Context: an optimization exercise on an open-source flow, tuned for small area. The choices shown serve that exercise and are no tape-out recipe. In this exercise RTL edits were held to simulation tests only and were not proved equivalent to the original. Not every run is shown, and edits may drop behaviour that the tests do not exercise. Power and IR drop assume default switching activity.

**Run 1: pin placement**

(1 px per µm) Pins as bars across the die edge, other pins in grey.
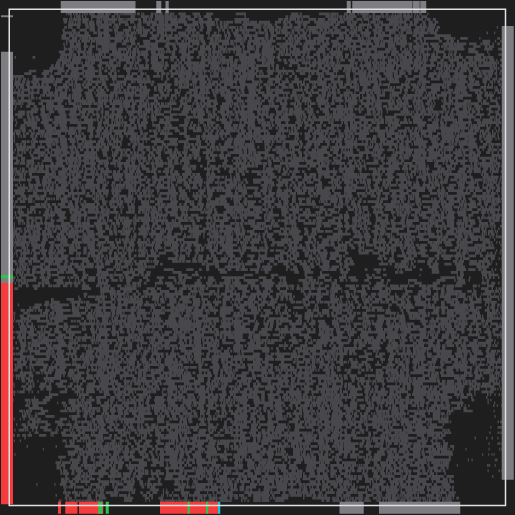
**Run 1: cell placement**

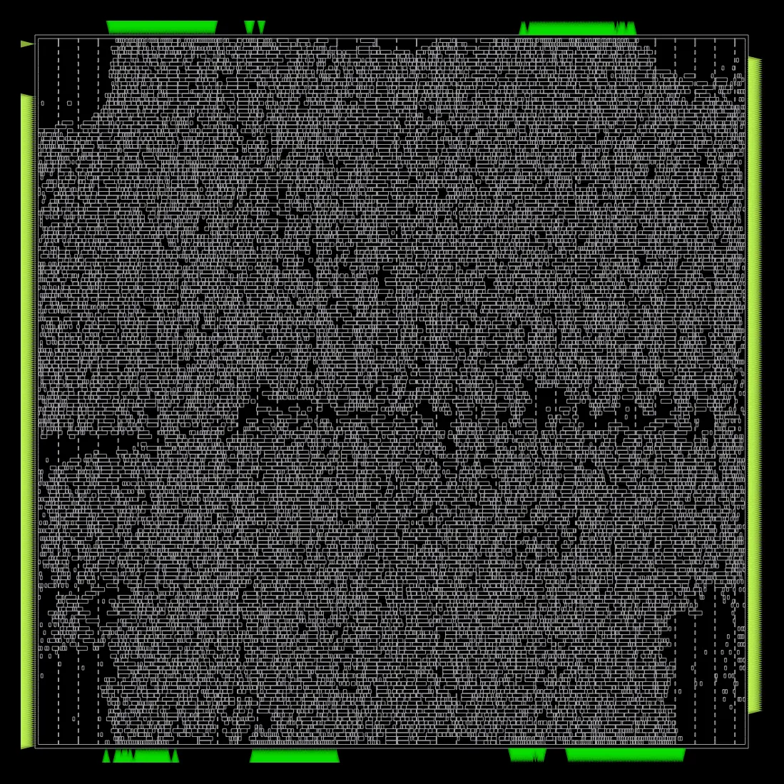
**Run 1: signal wires by layer**

(1 px per µm) Two of the layers only.
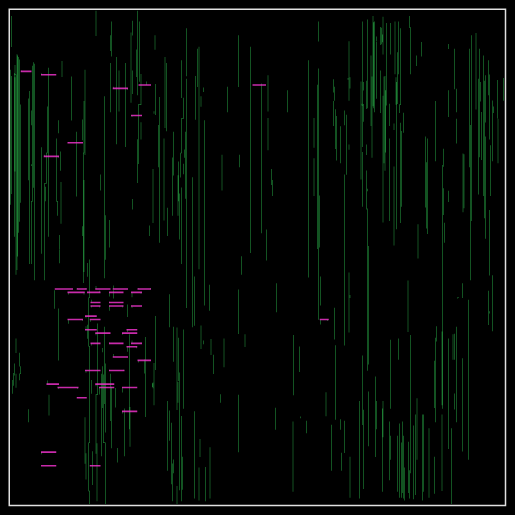
### flow/constraint.sdc
create_clock -name core_clock -period 6.0 [get_ports {clk}]
set_input_delay 1.2000 -clock core_clock [delete_from_list [all_inputs] [get_ports {clk}]]
set_output_delay 1.2000 -clock core_clock [all_outputs]
set_load 0.01 [all_outputs]
### flow/design.v
module CaC # (
    parameter DATA_W = 32
)(
    input  wire              InputValid_A,
    input  wire              InputValid_B,
    input  wire [DATA_W-1:0] InDestVid_A,
    input  wire [DATA_W-1:0] InDestVid_B,
    input  wire [DATA_W-1:0] InUpdate_A,
    input  wire [DATA_W-1:0] InUpdate_B,
    output wire [DATA_W-1:0] OutUpdate_A,
    output wire [DATA_W-1:0] OutUpdate_B,
    output wire [DATA_W-1:0] OutDestVid_A,
    output wire [DATA_W-1:0] OutDestVid_B,
    output wire              OutValid_A,
    output wire              OutValid_B
);
wire [2*DATA_W-2:0] lt, eq;
genvar i;
generate
for (i = 0; i < DATA_W; i = i + 1) begin : leaf
    assign lt[DATA_W-1+i] = InDestVid_A[i] & ~InDestVid_B[i];
    assign eq[DATA_W-1+i] = ~(InDestVid_B[i] ^ InDestVid_A[i]);
end
for (i = DATA_W-2; i >= 0; i = i - 1) begin : node
    assign lt[i] = lt[2*i+2] | (eq[2*i+2] & lt[2*i+1]);
    assign eq[i] = eq[2*i+2] & eq[2*i+1];
end
endgenerate
wire both = InputValid_A & InputValid_B;
wire swap = both & lt[0];
wire comb = both & eq[0];
wire [DATA_W-1:0] sum;
combine_unit #(.DATA_W(DATA_W)) combiner (
    .update_A        (InUpdate_A),
    .update_B        (InUpdate_B),
    .combined_update (sum)
);
assign OutValid_A   = InputValid_A;
assign OutValid_B   = InputValid_B & ~comb;
assign OutDestVid_A = swap ? InDestVid_B : InDestVid_A;
assign OutDestVid_B = swap ? InDestVid_A : InDestVid_B;
assign OutUpdate_A  = comb ? sum : (swap ? InUpdate_B : InUpdate_A);
assign OutUpdate_B  = swap ? InUpdate_A : InUpdate_B;
endmodule
module combine_unit # (
    parameter DATA_W = 32
)(
    input  wire [DATA_W-1:0] update_A,
    input  wire [DATA_W-1:0] update_B,
    output wire [DATA_W-1:0] combined_update
);
reg [DATA_W-1:0] g, p;
integer d, i;
always @* begin
    p = update_A ^ update_B;
    g = update_A & update_B;
    for (d = 1; d < DATA_W; d = d * 2)
        for (i = 0; i < DATA_W; i = i + 1)
            if ((i % (2 * d)) >= d) begin
                g[i] = g[i] | (p[i] & g[(i / (2 * d)) * (2 * d) + d - 1]);
                p[i] = p[i] & p[(i / (2 * d)) * (2 * d) + d - 1];
            end
end
assign combined_update = update_A ^ update_B ^ {g[DATA_W-2:0], 1'b0};
endmodule
module combining_network # (
    parameter DATA_W = 32,
    parameter [5:0] REG_AFTER = 6'b010101
)(
    input  wire                clk,
    input  wire                rst,
    input  wire [7:0]          InputValid,
    input  wire [DATA_W*8-1:0] InDestVid,
    input  wire [DATA_W*8-1:0] InUpdate,
    output wire [DATA_W*8-1:0] OutUpdate,
    output wire [DATA_W*8-1:0] OutDestVid,
    output wire [7:0]          OutValid
);
wire [7:0]          v_in  [0:6];
wire [DATA_W*8-1:0] d_in  [0:6];
wire [DATA_W*8-1:0] u_in  [0:6];
wire [7:0]          v_out [0:5];
wire [DATA_W*8-1:0] d_out [0:5];
wire [DATA_W*8-1:0] u_out [0:5];
assign v_in[0] = InputValid;
assign d_in[0] = InDestVid;
assign u_in[0] = InUpdate;
genvar l, p;
generate
for (l = 0; l < 6; l = l + 1) begin : layer
    for (p = 0; p < 4; p = p + 1) begin : elem
        localparam integer D = (l == 3) ? 4 : (l == 1 || l == 4) ? 2 : 1;
        localparam integer A = (p / D) * 2 * D + (p % D);
        localparam integer B = A + D;
        CaC #(.DATA_W(DATA_W)) cac (
            .InputValid_A (v_in[l][A]),
            .InputValid_B (v_in[l][B]),
            .InDestVid_A  (d_in[l][DATA_W*A +: DATA_W]),
            .InDestVid_B  (d_in[l][DATA_W*B +: DATA_W]),
            .InUpdate_A   (u_in[l][DATA_W*A +: DATA_W]),
            .InUpdate_B   (u_in[l][DATA_W*B +: DATA_W]),
            .OutUpdate_A  (u_out[l][DATA_W*A +: DATA_W]),
            .OutUpdate_B  (u_out[l][DATA_W*B +: DATA_W]),
            .OutDestVid_A (d_out[l][DATA_W*A +: DATA_W]),
            .OutDestVid_B (d_out[l][DATA_W*B +: DATA_W]),
            .OutValid_A   (v_out[l][A]),
            .OutValid_B   (v_out[l][B])
        );
    end
    if (REG_AFTER[l]) begin : pipe
        reg [7:0]          v_r;
        reg [DATA_W*8-1:0] d_r;
        reg [DATA_W*8-1:0] u_r;
        always @(posedge clk) begin
            v_r <= rst ? 8'd0 : v_out[l];
            d_r <= d_out[l];
            u_r <= u_out[l];
        end
        assign v_in[l+1] = v_r;
        assign d_in[l+1] = d_r;
        assign u_in[l+1] = u_r;
    end else begin : comb
        assign v_in[l+1] = v_out[l];
        assign d_in[l+1] = d_out[l];
        assign u_in[l+1] = u_out[l];
    end
end
endgenerate
assign OutValid   = v_in[6];
assign OutDestVid = d_in[6];
assign OutUpdate  = u_in[6];
endmodule
### flow/standard.sh
#!/bin/bash
# synth_recipe.tcl (not shown) runs the flow's synth.tcl, then flattens the netlist and writes it again
# the make line also repeats each setting of config.mk as NAME=value (left out here)
make -C /OpenROAD-flow-scripts/flow DESIGN_CONFIG=/design/flow/config.mk WORK_HOME=/design/flow/orfs CLKGATE_MAP_FILE= SYNTH_SCRIPT=/design/flow/synth_recipe.tcl "${@:-finish}"
### flow/config.mk
export PLATFORM = sky130hd
export DESIGN_NAME = combining_network
export DESIGN_NICKNAME = combining_network
export VERILOG_FILES = /design/flow/design.v
export SDC_FILE = /design/flow/constraint.sdc
export NUM_CORES = 4
export LEC_CHECK = 0
export CAP_MARGIN = 20
export CORE_MARGIN = 2
export CORE_UTILIZATION = 50
export GPL_TIMING_DRIVEN = 1
export PLACE_DENSITY = 0.65
export SETUP_SLACK_MARGIN = 0.2
export SLEW_MARGIN = 20
### flow/flow/run.sh
#!/bin/bash
# The standard layout (standard.sh), with the port buffers made from the
# smallest buffer cell instead of the resizer's default choice.
set -euo pipefail
bash standard.sh "BUFFER_PORTS_ARGS=-buffer_cell sky130_fd_sc_hd__buf_1" finish > flow_make.log 2>&1
==> metrics.cfg, run 1 <==
[finish]
diodes = 65
final_common_cell = buf_4
final.clkbuf_count = 244
most-common-layout-cells = buf_4 (1915), mux2i_1 (1516), dfxtp_1 (1503)
num-multi-input-gates = 10700
fillCellCount = 20800
utilization = 0.638
multi_input_area_share = 0.551
final-clk-cell-share = 0.0410
final_cell_area_um2 = 153000
buffer_area_frac = 0.142
drive_gt1_frac = 0.210
buffers = 3139
multi_input_area_um2 = 84400
seq_area_um2 = 31300
dominant_cells = multi-input gates
nets = 19100
sh_seq_area = 0.204
design.seq.count = 1560
syn2layout_area_growth_pct = 27.2
inv_count = 1395

[cts]
cts_tree = built
cts_num_sinks = 1560
holdBufCountCts = 0
cts_made_buffers = 177
clk_latency_ps = 880
ctsLongestPathBuffers = 3
htreeDepth = 4
root_buffer = clkbuf_16
clkSlewWorstSetupHoldPaths_ps = 60

[pwr]
clockPowerShare = 0.297
finalPower_mw = 39.4
ir_drop_mv = 0.232
power_leader = combinational cells
seq_cell_power_mw = 12.7
pwr-share-comb = 0.380
power_switching_mw = 14.5
p_leak_nw = 75.8
pg_clk_mw = 11.7
pg_comb_mw = 15.0
seq_power_share = 0.323
p_per_area_nw_per_um2 = 257
p_int_mw = 25.0
switching_share = 0.366

[drt]
drt_iter0_drc = 13200
drtPass1Iterations = 6
antenna_left = 0
post_drt_wl_per_cell_um = 24.9
vias = 117000
drc = 0
route.final.wire_length_um = 507000
viasPerCell = 5.74

[outcome]
status = timing/DRC/antenna clean

[place]
io_buffers = 1041
place_inst = 19800
place_area_um2 = 142000
gp_congestion = 1.04
pre_cts_slack_ps = -735
place_hpwl_um = 427000

[global_routing]
track_usage = 0.389
grt-ovfl-total = 0
grt_pass1_wl_um = 693000
grt_pass1_vias = 102000
grt_max_degree = 82
antenna_found_initial = 170

[timing]
setup_ws_ps = 121
grt_setup_unrepaired = true
tns_ps = 0
max_freq_ghz = 0.170
maxSlewHeadroom = 0.201
finClkSkew_ps = 41.3
period_needed_ps = 5880
tightestPinTransition_ps = 1170
setup_violations = 0
min_period_over_period = 0.980
hold_slack_ps = 507
hold_violations = 0
slew_violations = 0

[yosys]
synth_area_um2 = 120000
synth_cell_types = 85
synth_top_area_cell = dfxtp_1
synth_seq_cells = 1560
synth_most_common_cell = mux2i_1
synth_commonest_cells = mux2i_1 (1574), dfxtp_1 (1560), ha_1 (1488)
synth_ff_type = dfxtp_1
yosysSeqAreaShare = 0.259
synth_nets = 16300
postSynthAreaPerCell_um2 = 8.48
netlist_top_cells_area = dfxtp_1 (26%), ha_1 (15%), mux2i_1 (13%)
ys.warnings.count = 2
async_flop_share = 0
syn_inst = 14200
synth-edff-count = 0
yosys.area.top_type_share = 0.259

[floorplanning]
io_pins = 1042
nWellTaps = 3185
dieArea_um2 = 245000
start_util = 0.502
core_area_um2 = 240000
die_height_um = 495
die_w_um = 495

[worst_hold_path]
hold_path_depth = 2
min-delay-path-class = flip-flop to flip-flop
min_to = layer[2].pipe.v_r[2]
min-delay-start = layer[0].pipe.v_r[2]

[worst_setup_path]
arrival_ps = 6630
worst-path-max-fanout = 6
crit_start = layer[2].pipe.d_r[164]
cp-start-kind = flip-flop
crit_type = flip-flop to flip-flop
cpPeakStageDelay_ps = 410
critical_path.endpoint = layer[4].pipe.u_r[191]
required_ps = 6750
crit_path_end_kind = flip-flop
ff2ff_path_depth = 27
r2r_end = layer[4].pipe.u_r[191]
r2r_slack_ps = 120
slowest_stage = or3_4
reg2reg_from = layer[2].pipe.d_r[164]

[flow_run]
max_cap_viol_count = 0

## Picture notes: 'pin placement'
Key: green = InputValid [pins 8, direction input, edge 6 bottom, 2 left]; red = InDestVid [pins 256, direction input, edge 162 left, 94 bottom]; cyan = rst [pins 1, direction input, edge bottom]
All pins by edge: 333 left, 333 right, 213 bottom, 163 top.

## Picture notes: 'cell placement'
row cnt: 180
Finished Layout Cells: 20300

## Picture notes: 'signal wires by layer'
Key: magenta = met5 [wire length 577 µm]; green = met4 [wire length 20.2 mm]

-- run 1: cells by family after synthesis --
family | after synthesis | synth area share
simple gates | 2906 | 0.110
buf+inv | 2005 | 0.0631
mux | 2188 | 0.188
fa+ha+maj | 1608 | 0.175
flops | 1560 | 0.259
compound gates | 3380 | 0.164
xor+xnor | 565 | 0.0411
-- run 1: timing repair --
action,in CTS,in global routing
resized for setup,240,557
endpoints found under the setup margin,926,1143
cloned,8,25
pin swaps,68,170
buffers inserted,27,102
-- run 1: state kept, by name, indices dropped and copies added, names as in the netlist --
name            cells
layer.pipe.d_r    768
layer.pipe.u_r    768
layer.pipe.v_r     24
-- run 1: worst max-delay path: cells and delay by family, from the launching register on --
family / cells / cell delay (ps)
DFF: 1 / 320
adders and majority gates: 2 / 480
muxes: 2 / 310
buffers and inverters: 7 / 980
and+or+nand+nor: 5 / 1180
AOI/OAI and AO/OA: 11 / 2470
-- run 1: layer usage --
layer  up-vias  wire length (µm)  track usage
met5         -               576            0
met4        96             20200        0.133
met3       850             66000        0.113
met2      5757            192000        0.516
met1     54600            228000        0.585
li1      55300                 -            -
## Run 2: what changed since run 1
--- a/flow/config.mk
+++ b/flow/config.mk
@@ -9,6 +9,6 @@
 export CORE_MARGIN = 2
 export CORE_UTILIZATION = 50
 export GPL_TIMING_DRIVEN = 1
-export PLACE_DENSITY = 0.65
+export PLACE_DENSITY = 0.75
 export SETUP_SLACK_MARGIN = 0.2
 export SLEW_MARGIN = 20
**Run 2: port wiring**

(1 px per µm)
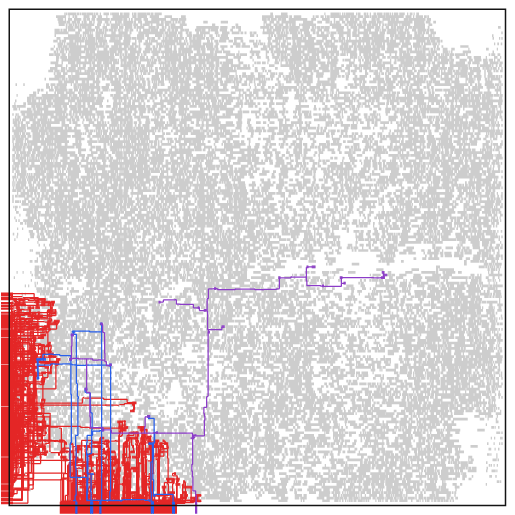
Key: blue = InputValid [bits 8, direction input, edge bottom, end cells 13, buffers 8, wire 1440 µm]; purple = rst [bits 1, direction input, edge bottom, end cells 24, buffers 2, wire 890 µm]; red = InDestVid [bits 256, direction input, edge 138 left, 118 bottom, end cells 512, buffers 256, wire 16000 µm]

**Run 2: routing congestion**

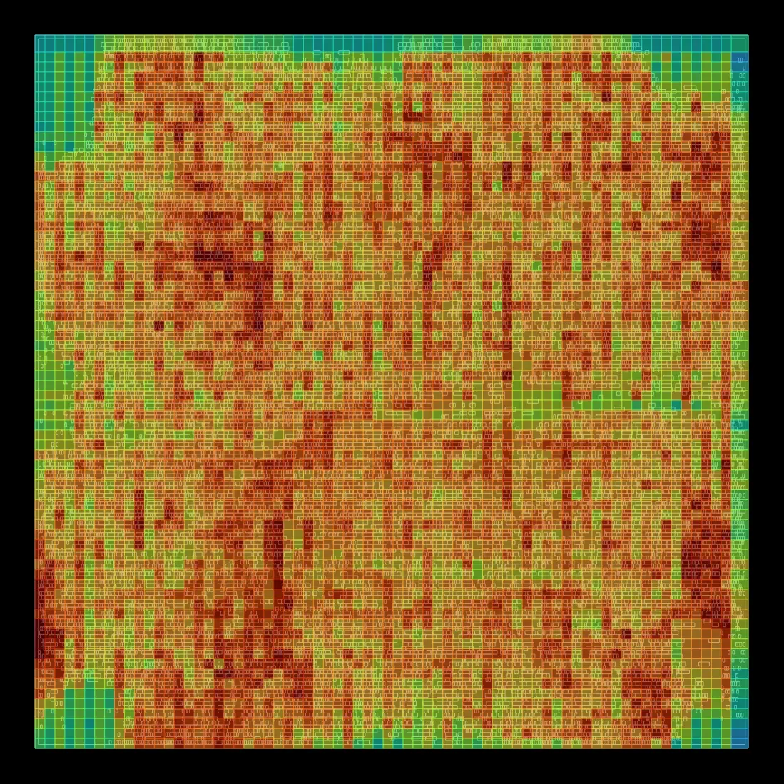
M1 GR Usage: 0.623
post-DR wirelength/cell: 26.2 µm
Layout Utilization: 0.646
All-Layer GR Usage: 0.413
GRT met2 Usage: 0.552

==> metrics.cfg, run 2 <==
[outcome]
status = timing/DRC/antenna clean

[yosys]
netlist_top_cells_area = dfxtp_1 (26%), ha_1 (15%), mux2i_1 (13%)
synth_most_common_cell = mux2i_1
yosysSeqAreaShare = 0.259
async_flop_share = 0
synth_commonest_cells = mux2i_1 (1574), dfxtp_1 (1560), ha_1 (1488)
synth_top_area_cell = dfxtp_1
synth-edff-count = 0
postSynthAreaPerCell_um2 = 8.48
synth_cell_types = 85
synth_seq_cells = 1560
synth_nets = 16300
ys.warnings.count = 2
synth_area_um2 = 120000
syn_inst = 14200
synth_ff_type = dfxtp_1
yosys.area.top_type_share = 0.259

[worst_hold_path]
hold_path_depth = 2
min-delay-start = InDestVid[114]
min_to = layer[0].pipe.d_r[114]
min-delay-path-class = input pin to flip-flop

[place]
place_inst = 20000
place_area_um2 = 144000
place_hpwl_um = 453000
pre_cts_slack_ps = -475
io_buffers = 1041
gp_congestion = 1.06

[global_routing]
top_usage_layer = met1
grt_max_degree = 101
antenna_found_initial = 86
grt_pass1_wl_um = 735000
grt_pass1_vias = 106000
grt-ovfl-total = 0
grtUsageMet3 = 0.106

[finish]
design.seq.count = 1560
nets = 19300
num-multi-input-gates = 10700
seq_area_um2 = 31400
sh_seq_area = 0.202
diodes = 36
final_common_cell = buf_4
most-common-layout-cells = buf_4 (2192), mux2i_1 (1515), dfxtp_1 (1476)
drive_gt1_frac = 0.224
buffers = 3401
syn2layout_area_growth_pct = 28.7
final_cells = 20600
dominant_cells = multi-input gates
final-clk-cell-share = 0.0409
buffer_area_frac = 0.153
multi_input_area_share = 0.544
final.clkbuf_count = 205
multi_input_area_um2 = 84300
inv_count = 1395
top_regs = layer.pipe.d_r (768), layer.pipe.u_r (768), layer.pipe.v_r (24)
final_cell_area_um2 = 155000
fillCellCount = 20400

[worst_setup_path]
crit_start = layer[4].pipe.d_r[241]
crit_path_frequent_cell = a21o_1
required_ps = 4800
slowest_stage = a21oi_1
worstSetupPathDepth = 16
arrival_ps = 4700
crit_path_end_kind = primary output
crit_chain = inv_1 > ha_1 > a21o_1 > a21o_1 > a21o_1 > a21o_1 > a21oi_1 > nor2b_1 > o21ai_0 > nand2b_1 > a21oi_2 > o21a_4 > mux2i_1 > nor2_1 > a21oi_1 > buf_1
cp-start-kind = flip-flop
reg2reg_from = layer[0].pipe.d_r[77]
crit_type = flip-flop to primary output
critical_path.endpoint = OutUpdate[208]
ff2ff_path_depth = 31
path_buf_inv = 2
cpPeakStageDelay_ps = 550
r2r_end = layer[2].pipe.u_r[94]
critical-path-top-delay-family = compound AO/OA/AOI/OAI gates
worst-path-max-fanout = 11
r2r_slack_ps = 110

[pwr]
seq_power_share = 0.323
power_switching_mw = 15.0
pwr-share-comb = 0.382
clockPowerShare = 0.296
ir_drop_mv = 0.319
switching_share = 0.373
finalPower_mw = 40.4
p_int_mw = 25.3
p_per_area_nw_per_um2 = 260
p_leak_nw = 77.0

[drt]
vias = 120000
drtPass1Iterations = 9
route.final.wire_length_um = 539000
drt_iter0_drc = 15500
drc = 0
antenna_left = 0
viasPerCell = 5.86

[timing]
max_freq_ghz = 0.169
tightestPinTransition_ps = 1270
period_needed_ps = 5900
setup_ws_ps = 99.0
slew_violations = 0
maxSlewHeadroom = 0.145
hold_slack_ps = 562
min_period_over_period = 0.984
tns_ps = 0
finClkSkew_ps = 57.0
setup_violations = 0
hold_violations = 0
grt_setup_unrepaired = true

[floorplanning]
nWellTaps = 3185
die_height_um = 495
core_area_um2 = 240000
io_pins = 1042
rows = 180
die_w_um = 495
dieArea_um2 = 245000
start_util = 0.502

[cts]
ctsLongestPathBuffers = 3
holdBufCountCts = 0
cts_num_sinks = 1560
cts_tree = built
htreeDepth = 4
root_buffer = clkbuf_16
clkSlewWorstSetupHoldPaths_ps = 60
cts_made_buffers = 175
cts_setup_buffers = 30
clk_latency_ps = 890
post_cts.resized_instances = 239

[flow_run]
max_cap_viol_count = 0

**Run 2: pin placement**

(1 px per µm) Pins as bars across the die edge, other pins in grey.
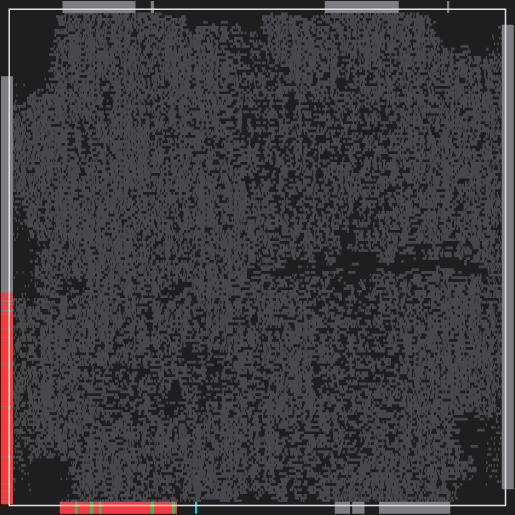
Key: green = InputValid [pins 8, direction input, edge bottom]; red = InDestVid [pins 256, direction input, edge 138 left, 118 bottom]; cyan = rst [pins 1, direction input, edge bottom]
All pins by edge: 341 right, 314 left, 227 bottom, 160 top.

## run 2: power by group through the flow
stage / clock [mW] / combinational [mW] / sequential, mW
2_1_floorplan: 0 / 8.43 / 12.3
6_report: 11.9 / 15.4 / 13.0
5_1_grt: 12.4 / 16.6 / 13.1
4_1_cts: 12.0 / 14.5 / 12.9
3_3_place_gp: 0 / 14.1 / 13.1
3_5_place_dp: 0 / 14.2 / 13.1
## run 2: worst register-to-register path, delay by kind of cell, from the launching register on
kind            cells  cell delay, ps
mux                 1             240
xor+xnor            1             160
compound gates     15            2920
flops               1             380
buf+inv            12            1520
fa+ha+maj           2             560
## run 2: kinds of logic (layout without fill, tap and decap cells)
logic type / count (synthesis) / after routing / synth area share
adders and majority gates: 1608 / 1608 / 0.175
AOI/OAI and AO/OA: 3380 / 3383 / 0.164
muxes: 2188 / 2188 / 0.188
DFF: 1560 / 1560 / 0.259
buffers and inverters: 2005 / 5119 / 0.0631
xor gates and xnor gates: 565 / 565 / 0.0411
other: 0 / 36 / 0
and+or+nand+nor: 2906 / 2907 / 0.110
## run 2: layer usage
layer	vias up	share of wire
li1	55800	-
met3	935	0.13
met1	56800	0.44
met2	6791	0.38
met5	-	0.00044
met4	34	0.044
## Run 3: what changed since run 2
--- a/flow/config.mk
+++ b/flow/config.mk
@@ -9,6 +9,6 @@
 export CORE_MARGIN = 2
 export CORE_UTILIZATION = 50
 export GPL_TIMING_DRIVEN = 1
-export PLACE_DENSITY = 0.75
+export PLACE_DENSITY = 0.55
 export SETUP_SLACK_MARGIN = 0.2
 export SLEW_MARGIN = 20
**Run 3: pin placement**

(1 px per µm) Pins as bars across the die edge, other pins in grey.
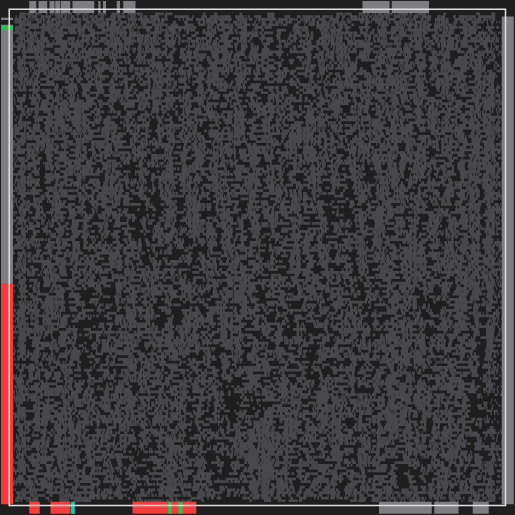
Key: green = InputValid [pins 8, direction input, edge 6 bottom, 2 left]; red = InDestVid [pins 256, direction input, edge 162 left, 94 bottom]; cyan = rst [pins 1, direction input, edge bottom]
All pins by edge: 358 right, 353 left, 198 bottom, 133 top.

**Run 3: signal wires by layer**

(1 px per µm) Two of the layers only.
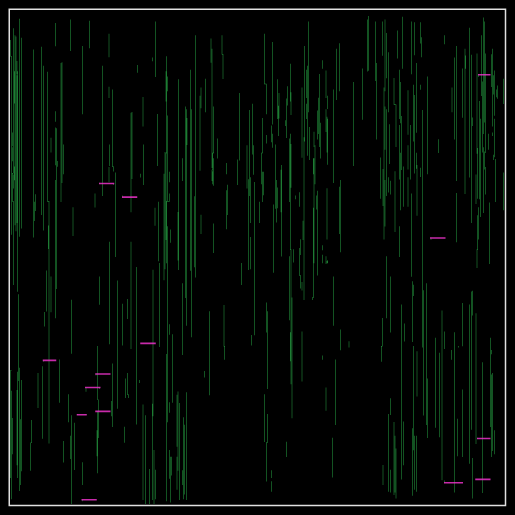
Key: green = met4 [wire length 23.4 mm]; magenta = met5 [wire length 185 µm]

==> metrics.cfg, run 3 <==
[drt]
viasPerCell = 5.95
post_drt_wl_per_cell_um = 26.5
drt-met1-wl_um = 245000
drtPass1Iterations = 7
drc = 0
top_layer = met5
antenna_left = 0
vias = 122000
drt_iter0_drc = 16300
wl_met2_um = 207000
route.final.wire_length_um = 543000
route.met3.wl_um = 68200

[worst_setup_path]
critical-path-top-delay-family = compound AO/OA/AOI/OAI gates
crit_path_end_kind = flip-flop
cp-start-kind = flip-flop
crit_type = flip-flop to flip-flop
arrival_ps = 6690
crit_path_frequent_cell = a21o_1
path_buf_inv = 4
slowest_stage = fa_2
worst-path-max-fanout = 3
cpPeakStageDelay_ps = 440
required_ps = 6750

[finish]
drive_gt1_frac = 0.226
syn2layout_area_growth_pct = 28.8
final_common_cell = buf_4
final_cell_area_um2 = 155000
utilization = 0.646
top_regs = layer.pipe.d_r (768), layer.pipe.u_r (768), layer.pipe.v_r (24)
nets = 19200
most-common-layout-cells = buf_4 (2060), mux2i_1 (1508), dfxtp_1 (1463)

[cts]
htreeDepth = 4
cts_num_sinks = 1560
cts_made_buffers = 179
cts_tree = built
clkSlewWorstSetupHoldPaths_ps = 60
clk_latency_ps = 890
root_buffer = clkbuf_16
ctsLongestPathBuffers = 3

[yosys]
postSynthAreaPerCell_um2 = 8.48
yosysSeqAreaShare = 0.259
synth_top_area_cell = dfxtp_1
synth_top_family_by_area = multiplexers
yosys.area.top_type_share = 0.259
synth_seq_cells = 1560
synth_ff_type = dfxtp_1
synth-xor-area-share = 0.0411
async_flop_share = 0
synth_commonest_cells = mux2i_1 (1574), dfxtp_1 (1560), ha_1 (1488)
synth-compound-area-share = 0.164
synth_nets = 16300
synth_cell_types = 85
synth-edff-count = 0
ys.warnings.count = 2
netlist_top_cells_area = dfxtp_1 (26%), ha_1 (15%), mux2i_1 (13%)
synth_most_common_cell = mux2i_1
synth_simple_gate_area_frac = 0.110
muxShareOfSynthArea = 0.188
synth_adder_area_share = 0.175
syn_inst = 14200
synth_area_um2 = 120000

[timing]
period_needed_ps = 5930
setup_ws_ps = 67.3
grt_setup_unrepaired = true
slew_violations = 0
tns_ps = 0
max_freq_ghz = 0.169
hold_slack_ps = 578
min_period_over_period = 0.989
maxSlewHeadroom = 0.208
hold_violations = 0
setup_violations = 0
finClkSkew_ps = 55.7
tightestPinTransition_ps = 1160

[global_routing]
use_met2 = 0.558
grt_max_degree = 78
grt_pass1_wl_um = 743000
grt_pass1_vias = 110000
grtUsageMet3 = 0.0933
top_usage_layer = met1
grt_util_met1 = 0.635
antenna_found_initial = 106
grt-ovfl-total = 0
track_usage = 0.415

[pwr]
p_per_area_nw_per_um2 = 262
p_leak_nw = 76.8
finalPower_mw = 40.7
ir_drop_mv = 0.264

[place]
place_inst = 19900
place_hpwl_um = 456000
pre_cts_slack_ps = -609
io_buffers = 1041
gp_congestion = 1.07
place_area_um2 = 143000

[outcome]
status = timing/DRC/antenna clean

[floorplanning]
core_area_um2 = 240000
rows = 180
io_pins = 1042
start_util = 0.502
die_w_um = 495
die_height_um = 495
dieArea_um2 = 245000

[worst_hold_path]
min-delay-path-class = input pin to flip-flop

[flow_run]
max_cap_viol_count = 0

**Run 3: cell placement**

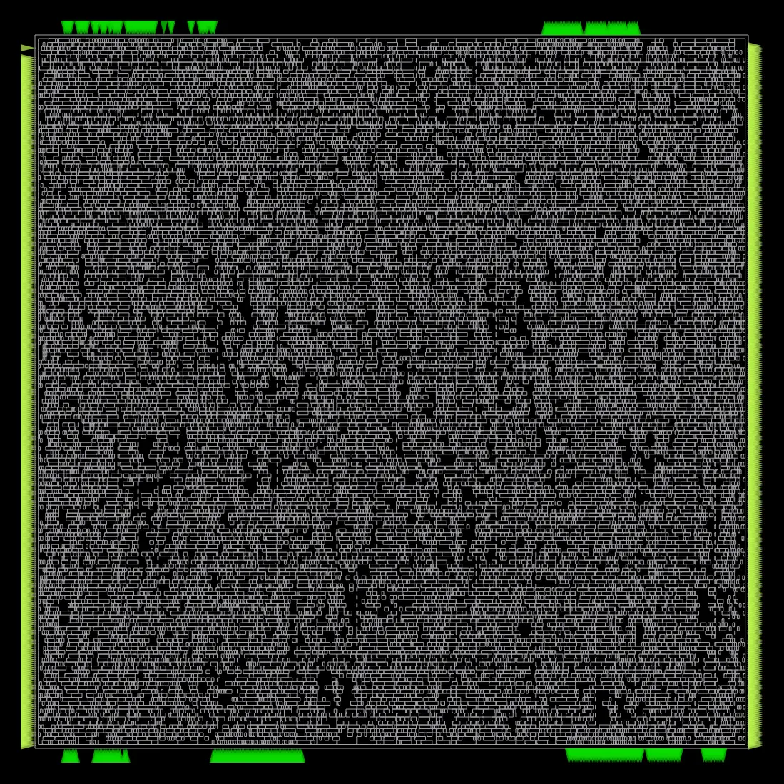
Finished Layout Cells: 20500
# fillers: 20300
FF+latch count: 1560

==> run 3: cell counts after synthesis <==
Identical to the previous run, type by type.
==> run 3: path summary, 6_finish.rpt <==
kind                                from                endpoint  slack (ps)  cells past startpoint
setup reg to reg  layer[2].pipe.d_r[175]  layer[4].pipe.u_r[191]          70                     26
hold / removal             InDestVid[42]   layer[0].pipe.d_r[42]         580                      2
setup / recovery  layer[2].pipe.d_r[175]  layer[4].pipe.u_r[191]          70                     26
hold reg to reg   layer[2].pipe.d_r[235]  layer[4].pipe.d_r[107]         620                      2
==> run 3: timing repair <==
action / in CTS / in global routing
cloned: 14 / 24
hold buffers: 0 / 0
resized for setup: 304 / 624
endpoints found under the setup margin: 1026 / 1123
pin swaps: 92 / 230
setup buffers: 49 / 120
==> run 3: area by class of cell <==
cell class	instances	area, µm²
antenna	43	108
clock buffer	230	5010
clock inverter	107	1560
fill	20300	84900
inverter	1395	5250
multi-input combinational	10700	84900
sequential	1560	31400
tap	3185	3990
timing repair buffer	3291	23000
==> run 3: where the power goes <==
part	total, mW	internal [mW]	switching [mW]
logic	15.7	6.89	8.78
registers	12.8	11.5	1.35
clock network	12.2	7.16	5.08
## Run 4: what changed since run 3
--- a/flow/config.mk
+++ b/flow/config.mk
@@ -7,8 +7,9 @@
 export LEC_CHECK = 0
 export CAP_MARGIN = 20
 export CORE_MARGIN = 2
-export CORE_UTILIZATION = 50
+export CORE_UTILIZATION = 65
+export CTS_BUF_LIST = sky130_fd_sc_hd__clkbuf_4 sky130_fd_sc_hd__clkbuf_8
 export GPL_TIMING_DRIVEN = 1
-export PLACE_DENSITY = 0.55
-export SETUP_SLACK_MARGIN = 0.2
+export PLACE_DENSITY = 0.75
+export SETUP_SLACK_MARGIN = 0.25
 export SLEW_MARGIN = 20
==> metrics.cfg, run 4 <==
[outcome]
status = did not finish
failing_step = global routing (5_1_grt)
tool.error = [ERROR GRT-0232] Routing congestion too high. Check the congestion heatmap in the GUI.

[cts]
post_cts.resized_instances = 484
htreeDepth = 5
ctsLongestPathBuffers = 4
cts_setup_buffers = 103
cts_num_sinks = 1560
root_buffer = clkbuf_8
holdBufCountCts = 0
cts_made_buffers = 285

[global_routing]
grt_max_degree = 83
grt-ovfl-total = 111
track_usage = 0.668
use_met2 = 0.826
grt_util_met1 = 0.759
antenna_found_initial = 132
top_usage_layer = met2
grtUsageMet3 = 0.459

[place]
place_hpwl_um = 430000
io_buffers = 1041
gp_congestion = 1.13
place_area_um2 = 140000

[floorplanning]
start_util = 0.652
rows = 158
die_w_um = 434
die_height_um = 434
io_pins = 1042

[yosys]
synth_nets = 16300
yosys.area.top_type_share = 0.259
yosysSeqAreaShare = 0.259
ys.warnings.count = 2
synth_cell_types = 85
synth_commonest_cells = mux2i_1 (1574), dfxtp_1 (1560), ha_1 (1488)
netlist_top_cells_area = dfxtp_1 (26%), ha_1 (15%), mux2i_1 (13%)
synth_seq_cells = 1560
synth_ff_type = dfxtp_1
postSynthAreaPerCell_um2 = 8.48
synth_top_area_cell = dfxtp_1
synth_area_um2 = 120000
synth-edff-count = 0
async_flop_share = 0
syn_inst = 14200
synth_most_common_cell = mux2i_1

[timing]
worst_endpoint = layer[4].pipe.u_r[191]$_DFF_P_/D
worstEpCategory = register input

## run 4: cell counts after synthesis
No cell type changed its count.
## run 4: power groups by stage
stage,Sequential (mW),Clock [mW],Combinational (mW)
CTS,12.8,11.5,14.5
floorplan,12.3,0,8.43
detailed placement,13.0,0,13.9
global placement,12.9,0,13.3
## run 4: worst max-delay path by stage
stage / from / to / slack [ps]
4_1_cts: layer[2].pipe.d_r[170] / layer[4].pipe.u_r[191] / 50
3_5_place_dp: layer[0].pipe.d_r[81] / layer[2].pipe.d_r[114] / -820
2_1_floorplan: layer[2].pipe.d_r[253] / layer[4].pipe.u_r[191] / 180
3_3_place_gp: layer[0].pipe.d_r[81] / layer[2].pipe.d_r[100] / -740
## run 4: logic make-up after synthesis
family / synth area share
mux: 0.188
compound gates: 0.164
simple gates: 0.110
fa+ha+maj: 0.175
buf+inv: 0.0631
xor+xnor: 0.0411
flops: 0.259
## run 4: per-stage QoR
| step | utilization | std cells | setup slack (ps) |
|---|---|---|---|
| floorplan | - | 14200 | 177 |
| global placement | 0.756 | 18900 | -737 |
| detailed placement | 0.756 | 18900 | -821 |
| CTS | 0.809 | 19500 | 46.4 |
## Run 5: what changed since run 4
--- a/flow/design.v
+++ b/flow/design.v
@@ -18,8 +18,9 @@
 genvar i;
 generate
 for (i = 0; i < DATA_W; i = i + 1) begin : leaf
-    assign lt[DATA_W-1+i] = InDestVid_A[i] & ~InDestVid_B[i];
-    assign eq[DATA_W-1+i] = ~(InDestVid_B[i] ^ InDestVid_A[i]);
+    wire ne = InDestVid_A[i] ^ InDestVid_B[i];
+    assign lt[DATA_W-1+i] = InDestVid_A[i] & ne;
+    assign eq[DATA_W-1+i] = ~ne;
 end
 for (i = DATA_W-2; i >= 0; i = i - 1) begin : node
     assign lt[i] = lt[2*i+2] | (eq[2*i+2] & lt[2*i+1]);
@@ -37,10 +38,11 @@
 );
 assign OutValid_A   = InputValid_A;
 assign OutValid_B   = InputValid_B & ~comb;
+wire [DATA_W-1:0] upd_sel = swap ? InUpdate_B : InUpdate_A;
 assign OutDestVid_A = swap ? InDestVid_B : InDestVid_A;
-assign OutDestVid_B = swap ? InDestVid_A : InDestVid_B;
-assign OutUpdate_A  = comb ? sum : (swap ? InUpdate_B : InUpdate_A);
-assign OutUpdate_B  = swap ? InUpdate_A : InUpdate_B;
+assign OutDestVid_B = InDestVid_A ^ InDestVid_B ^ OutDestVid_A;
+assign OutUpdate_A  = comb ? sum : upd_sel;
+assign OutUpdate_B  = InUpdate_A ^ InUpdate_B ^ upd_sel;
 endmodule
 module combine_unit # (
     parameter DATA_W = 32
==> flow/config.mk (replaced) <==
export PLATFORM = sky130hd
export DESIGN_NAME = combining_network
export DESIGN_NICKNAME = combining_network
export VERILOG_FILES = /design/flow/design.v
export SDC_FILE = /design/flow/constraint.sdc
export NUM_CORES = 4
export LEC_CHECK = 0
export CAP_MARGIN = 20
export CORE_MARGIN = 2
export CORE_UTILIZATION = 50
export GPL_TIMING_DRIVEN = 1
export PLACE_DENSITY = 0.65
export SETUP_SLACK_MARGIN = 0.2
export SLEW_MARGIN = 20
**Run 5: placed cells, one colour a class**

(1 px per µm)
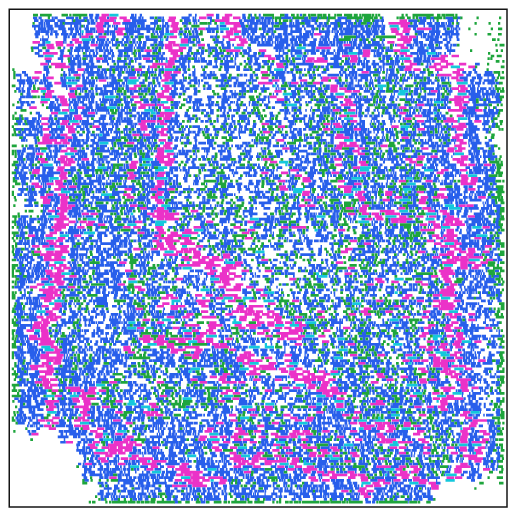
Key: magenta = flops [cells 1560]; cyan = clock drivers and dummy loads [cells 316]; green = other buffers and delay cells [cells 3654]; blue = all other logic [cells 12351]

**Run 5: port wiring**

(1 px per µm)
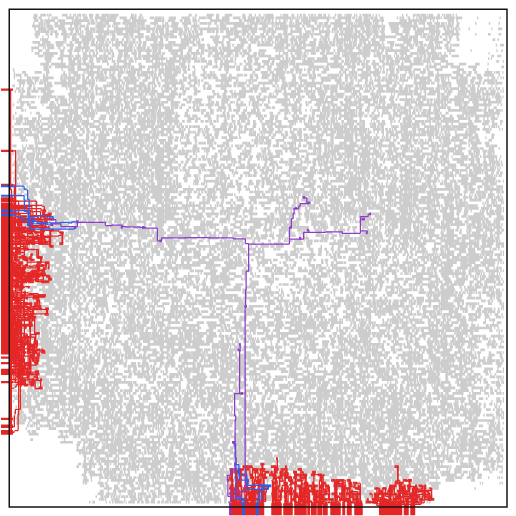
Key: red = InDestVid [bits 256, direction input, edge 128 bottom, 128 left, end cells 592, buffers 256, wire 10600 µm]; purple = rst [bits 1, direction input, edge bottom, end cells 24, buffers 3, wire 947 µm]; blue = InputValid [bits 8, direction input, edge 4 bottom, 4 left, end cells 13, buffers 8, wire 559 µm]

==> metrics.cfg, run 5 <==
[place]
pre_cts_slack_ps = -719
place_area_um2 = 147000
place_inst = 20500
place_hpwl_um = 459000
io_buffers = 1041
gp_congestion = 1.09

[finish]
seq_area_um2 = 31300
final_cell_area_um2 = 159000
design.seq.count = 1560
sh_seq_area = 0.197
final_cells = 21100
fillCellCount = 20600
buffers = 3654
final.clkbuf_count = 220
diodes = 32
syn2layout_area_growth_pct = 31.0
final-clk-cell-share = 0.0388
most-common-layout-cells = buf_4 (2377), dfxtp_1 (1495), a21oi_1 (1358)
multi_input_area_um2 = 86800
utilization = 0.659
final_common_cell = buf_4
inv_count = 1164
buffer_area_frac = 0.164
dominant_cells = multi-input gates
num-multi-input-gates = 11200
drive_gt1_frac = 0.247
top_regs = layer.pipe.d_r (768), layer.pipe.u_r (768), layer.pipe.v_r (24)
nets = 19500
multi_input_area_share = 0.547

[floorplanning]
dieArea_um2 = 246000
rows = 180
die_height_um = 496
die_w_um = 496
nWellTaps = 3185
core_area_um2 = 241000
start_util = 0.503
io_pins = 1042

[worst_setup_path]
worst-path-max-fanout = 3
critical_path.endpoint = layer[4].pipe.u_r[28]
arrival_ps = 6940
critical-path-top-delay-family = compound AO/OA/AOI/OAI gates
crit_path_end_kind = flip-flop
r2r_end = layer[4].pipe.u_r[28]
required_ps = 6740
path_buf_inv = 3
r2r_slack_ps = -200
worstSetupPathDepth = 30
cpPeakStageDelay_ps = 500
reg2reg_from = layer[2].pipe.u_r[129]
ff2ff_path_depth = 30
crit_start = layer[2].pipe.u_r[129]
crit_type = flip-flop to flip-flop
cp-start-kind = flip-flop
slowest_stage = fa_1
crit_path_frequent_cell = a21oi_1

[drt]
route.met3.wl_um = 63500
antenna_left = 0
drtPass1Iterations = 8
route.final.wire_length_um = 546000
viasPerCell = 5.81
top_layer = met5
wl_met2_um = 216000
vias = 122000
drc = 0
post_drt_wl_per_cell_um = 25.9
drt-met1-wl_um = 226000
drt_iter0_drc = 14600

[timing]
min_period_over_period = 1.03
maxSlewHeadroom = 0.227
tightestPinTransition_ps = 1150
setup_ws_ps = -203
max_freq_ghz = 0.161
grt_setup_unrepaired = true
slew_violations = 0
period_needed_ps = 6200
finClkSkew_ps = 49.7
tns_ps = -1030
hold_slack_ps = 610
setup_violations = 12
hold_violations = 0

[worst_hold_path]
min_to = layer[0].pipe.d_r[26]
min-delay-start = InDestVid[58]
hold_path_depth = 2
min-delay-path-class = input pin to flip-flop

[cts]
clk_latency_ps = 880
htreeDepth = 4
cts_num_sinks = 1560
cts_made_buffers = 171
root_buffer = clkbuf_16
cts_tree = built
clkSlewWorstSetupHoldPaths_ps = 80
holdBufCountCts = 0
ctsLongestPathBuffers = 3

[flow_run]
max_cap_viol_count = 0

[pwr]
finalPower_mw = 43.6
p_leak_nw = 72.4
ir_drop_mv = 0.247
p_per_area_nw_per_um2 = 275

[global_routing]
use_met2 = 0.597
grt_max_degree = 92
grt_pass1_wl_um = 755000
grt-ovfl-total = 0
top_usage_layer = met2
grt_util_met1 = 0.578
grt_pass1_vias = 110000
antenna_found_initial = 69

[yosys]
synth_top_area_cell = dfxtp_1
ys.warnings.count = 2
syn_inst = 14500
synth_seq_cells = 1560
synth_most_common_cell = dfxtp_1
synth-edff-count = 0
synth_ff_type = dfxtp_1
yosysSeqAreaShare = 0.258
synth_area_um2 = 121000
netlist_top_cells_area = dfxtp_1 (26%), ha_1 (11%), mux2i_1 (11%)
async_flop_share = 0
synth_cell_types = 99
yosys.area.top_type_share = 0.258
synth_commonest_cells = dfxtp_1 (1560), a21oi_1 (1469), nor2_1 (1345)
postSynthAreaPerCell_um2 = 8.34
synth_nets = 16300

[outcome]
status = complete, but fails checks
so.violations = negative setup slack

**Run 5: routing congestion**

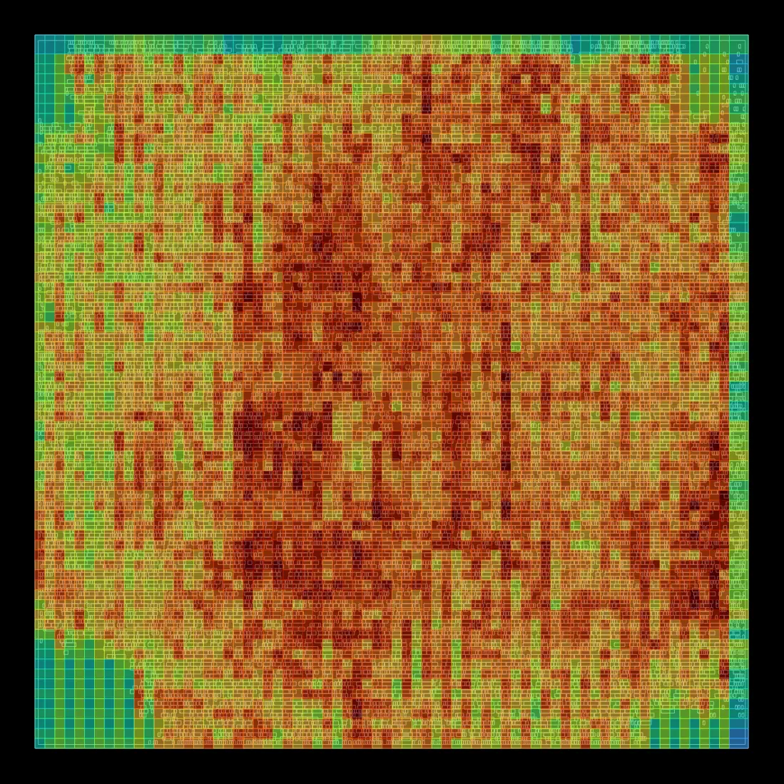
GRT met3 Usage: 0.0996
All-Layer GR Usage: 0.422

-- run 5: changes by cell type after synthesis, moves of 76 or more --
cell	before	now
nor2_1	1059	1345
nor3_1	101	206
nand2_1	872	948
mux2i_1	1574	1308
a21o_1	515	187
mux2_2	614	735
inv_1	1394	1163
ha_1	1488	1104
maj3_1	0	165
nand3_1	111	187
a21oi_1	1385	1469
nand4_1	224	113
o21ai_0	937	790
xnor2_1	283	554
-- run 5: repair_timing --
action | CTS | global route
setup endpoints to repair | 1088 | 989
cloned | 8 | 8
pin swaps | 136 | 219
setup buffers | 92 | 101
gates resized for setup | 398 | 494
-- run 5: cell families (layout without fill, tap and decap cells) --
family,after synthesis,in the layout,share of synthesized area
simple gates,3598,3600,0.137
other cells,0,32,0
xor+xnor,857,857,0.0620
fa+ha+maj,1389,1389,0.148
flops,1560,1560,0.258
mux,2046,2046,0.177
buf+inv,1777,5134,0.0565
compound gates,3295,3295,0.162
-- run 5: report_power, final --
group          leakage (nW)  internal, mW  switching [mW]  total (mW)
Clock                  2.95          6.73            4.87        11.6
Combinational          56.3          8.50            9.82        18.3
Sequential             13.2          11.6            2.01        13.6

-- port drivers added, routing unchanged --
The flow's constraints put no driver on any port. The routed layouts listed below were extracted and timed again, unchanged, in two steps. Step 1 (the two cells are an assumption about what drives the block):
set clk [get_ports {clk}]
set_driving_cell -lib_cell sky130_fd_sc_hd__clkbuf_16 $clk
set_driving_cell -lib_cell sky130_fd_sc_hd__buf_2 [delete_from_list [all_inputs] $clk]
Step 2, shift: input delay + t, output delay - t, t = (earliest + latest rising clock arrival at the registers) / 2. This alone moves slack from input paths to output paths. a / b / c = ideal / step 1 / step 2; a / b = the first two.
run | shift t [ns] | slack for setup (ns) | hold WS [ns] | clock arrival spread, ns | pins driven straight from the clock port
run 1 | 0.957 | 0.121 / 0.121 / 0.121 | 0.507 / 0.507 / 0.507 | 0.041 / 0.042 | 1
run 2 | 0.965 | 0.099 / -0.002 / 0.112 | 0.562 / 0.487 / 0.586 | 0.062 / 0.061 | 1
run 3 | 0.972 | 0.067 / 0.067 / 0.067 | 0.578 / 0.495 / 0.621 | 0.056 / 0.056 | 1
run 5 | 0.969 | -0.203 / -0.203 / -0.203 | 0.610 / 0.518 / 0.611 | 0.050 / 0.050 | 1
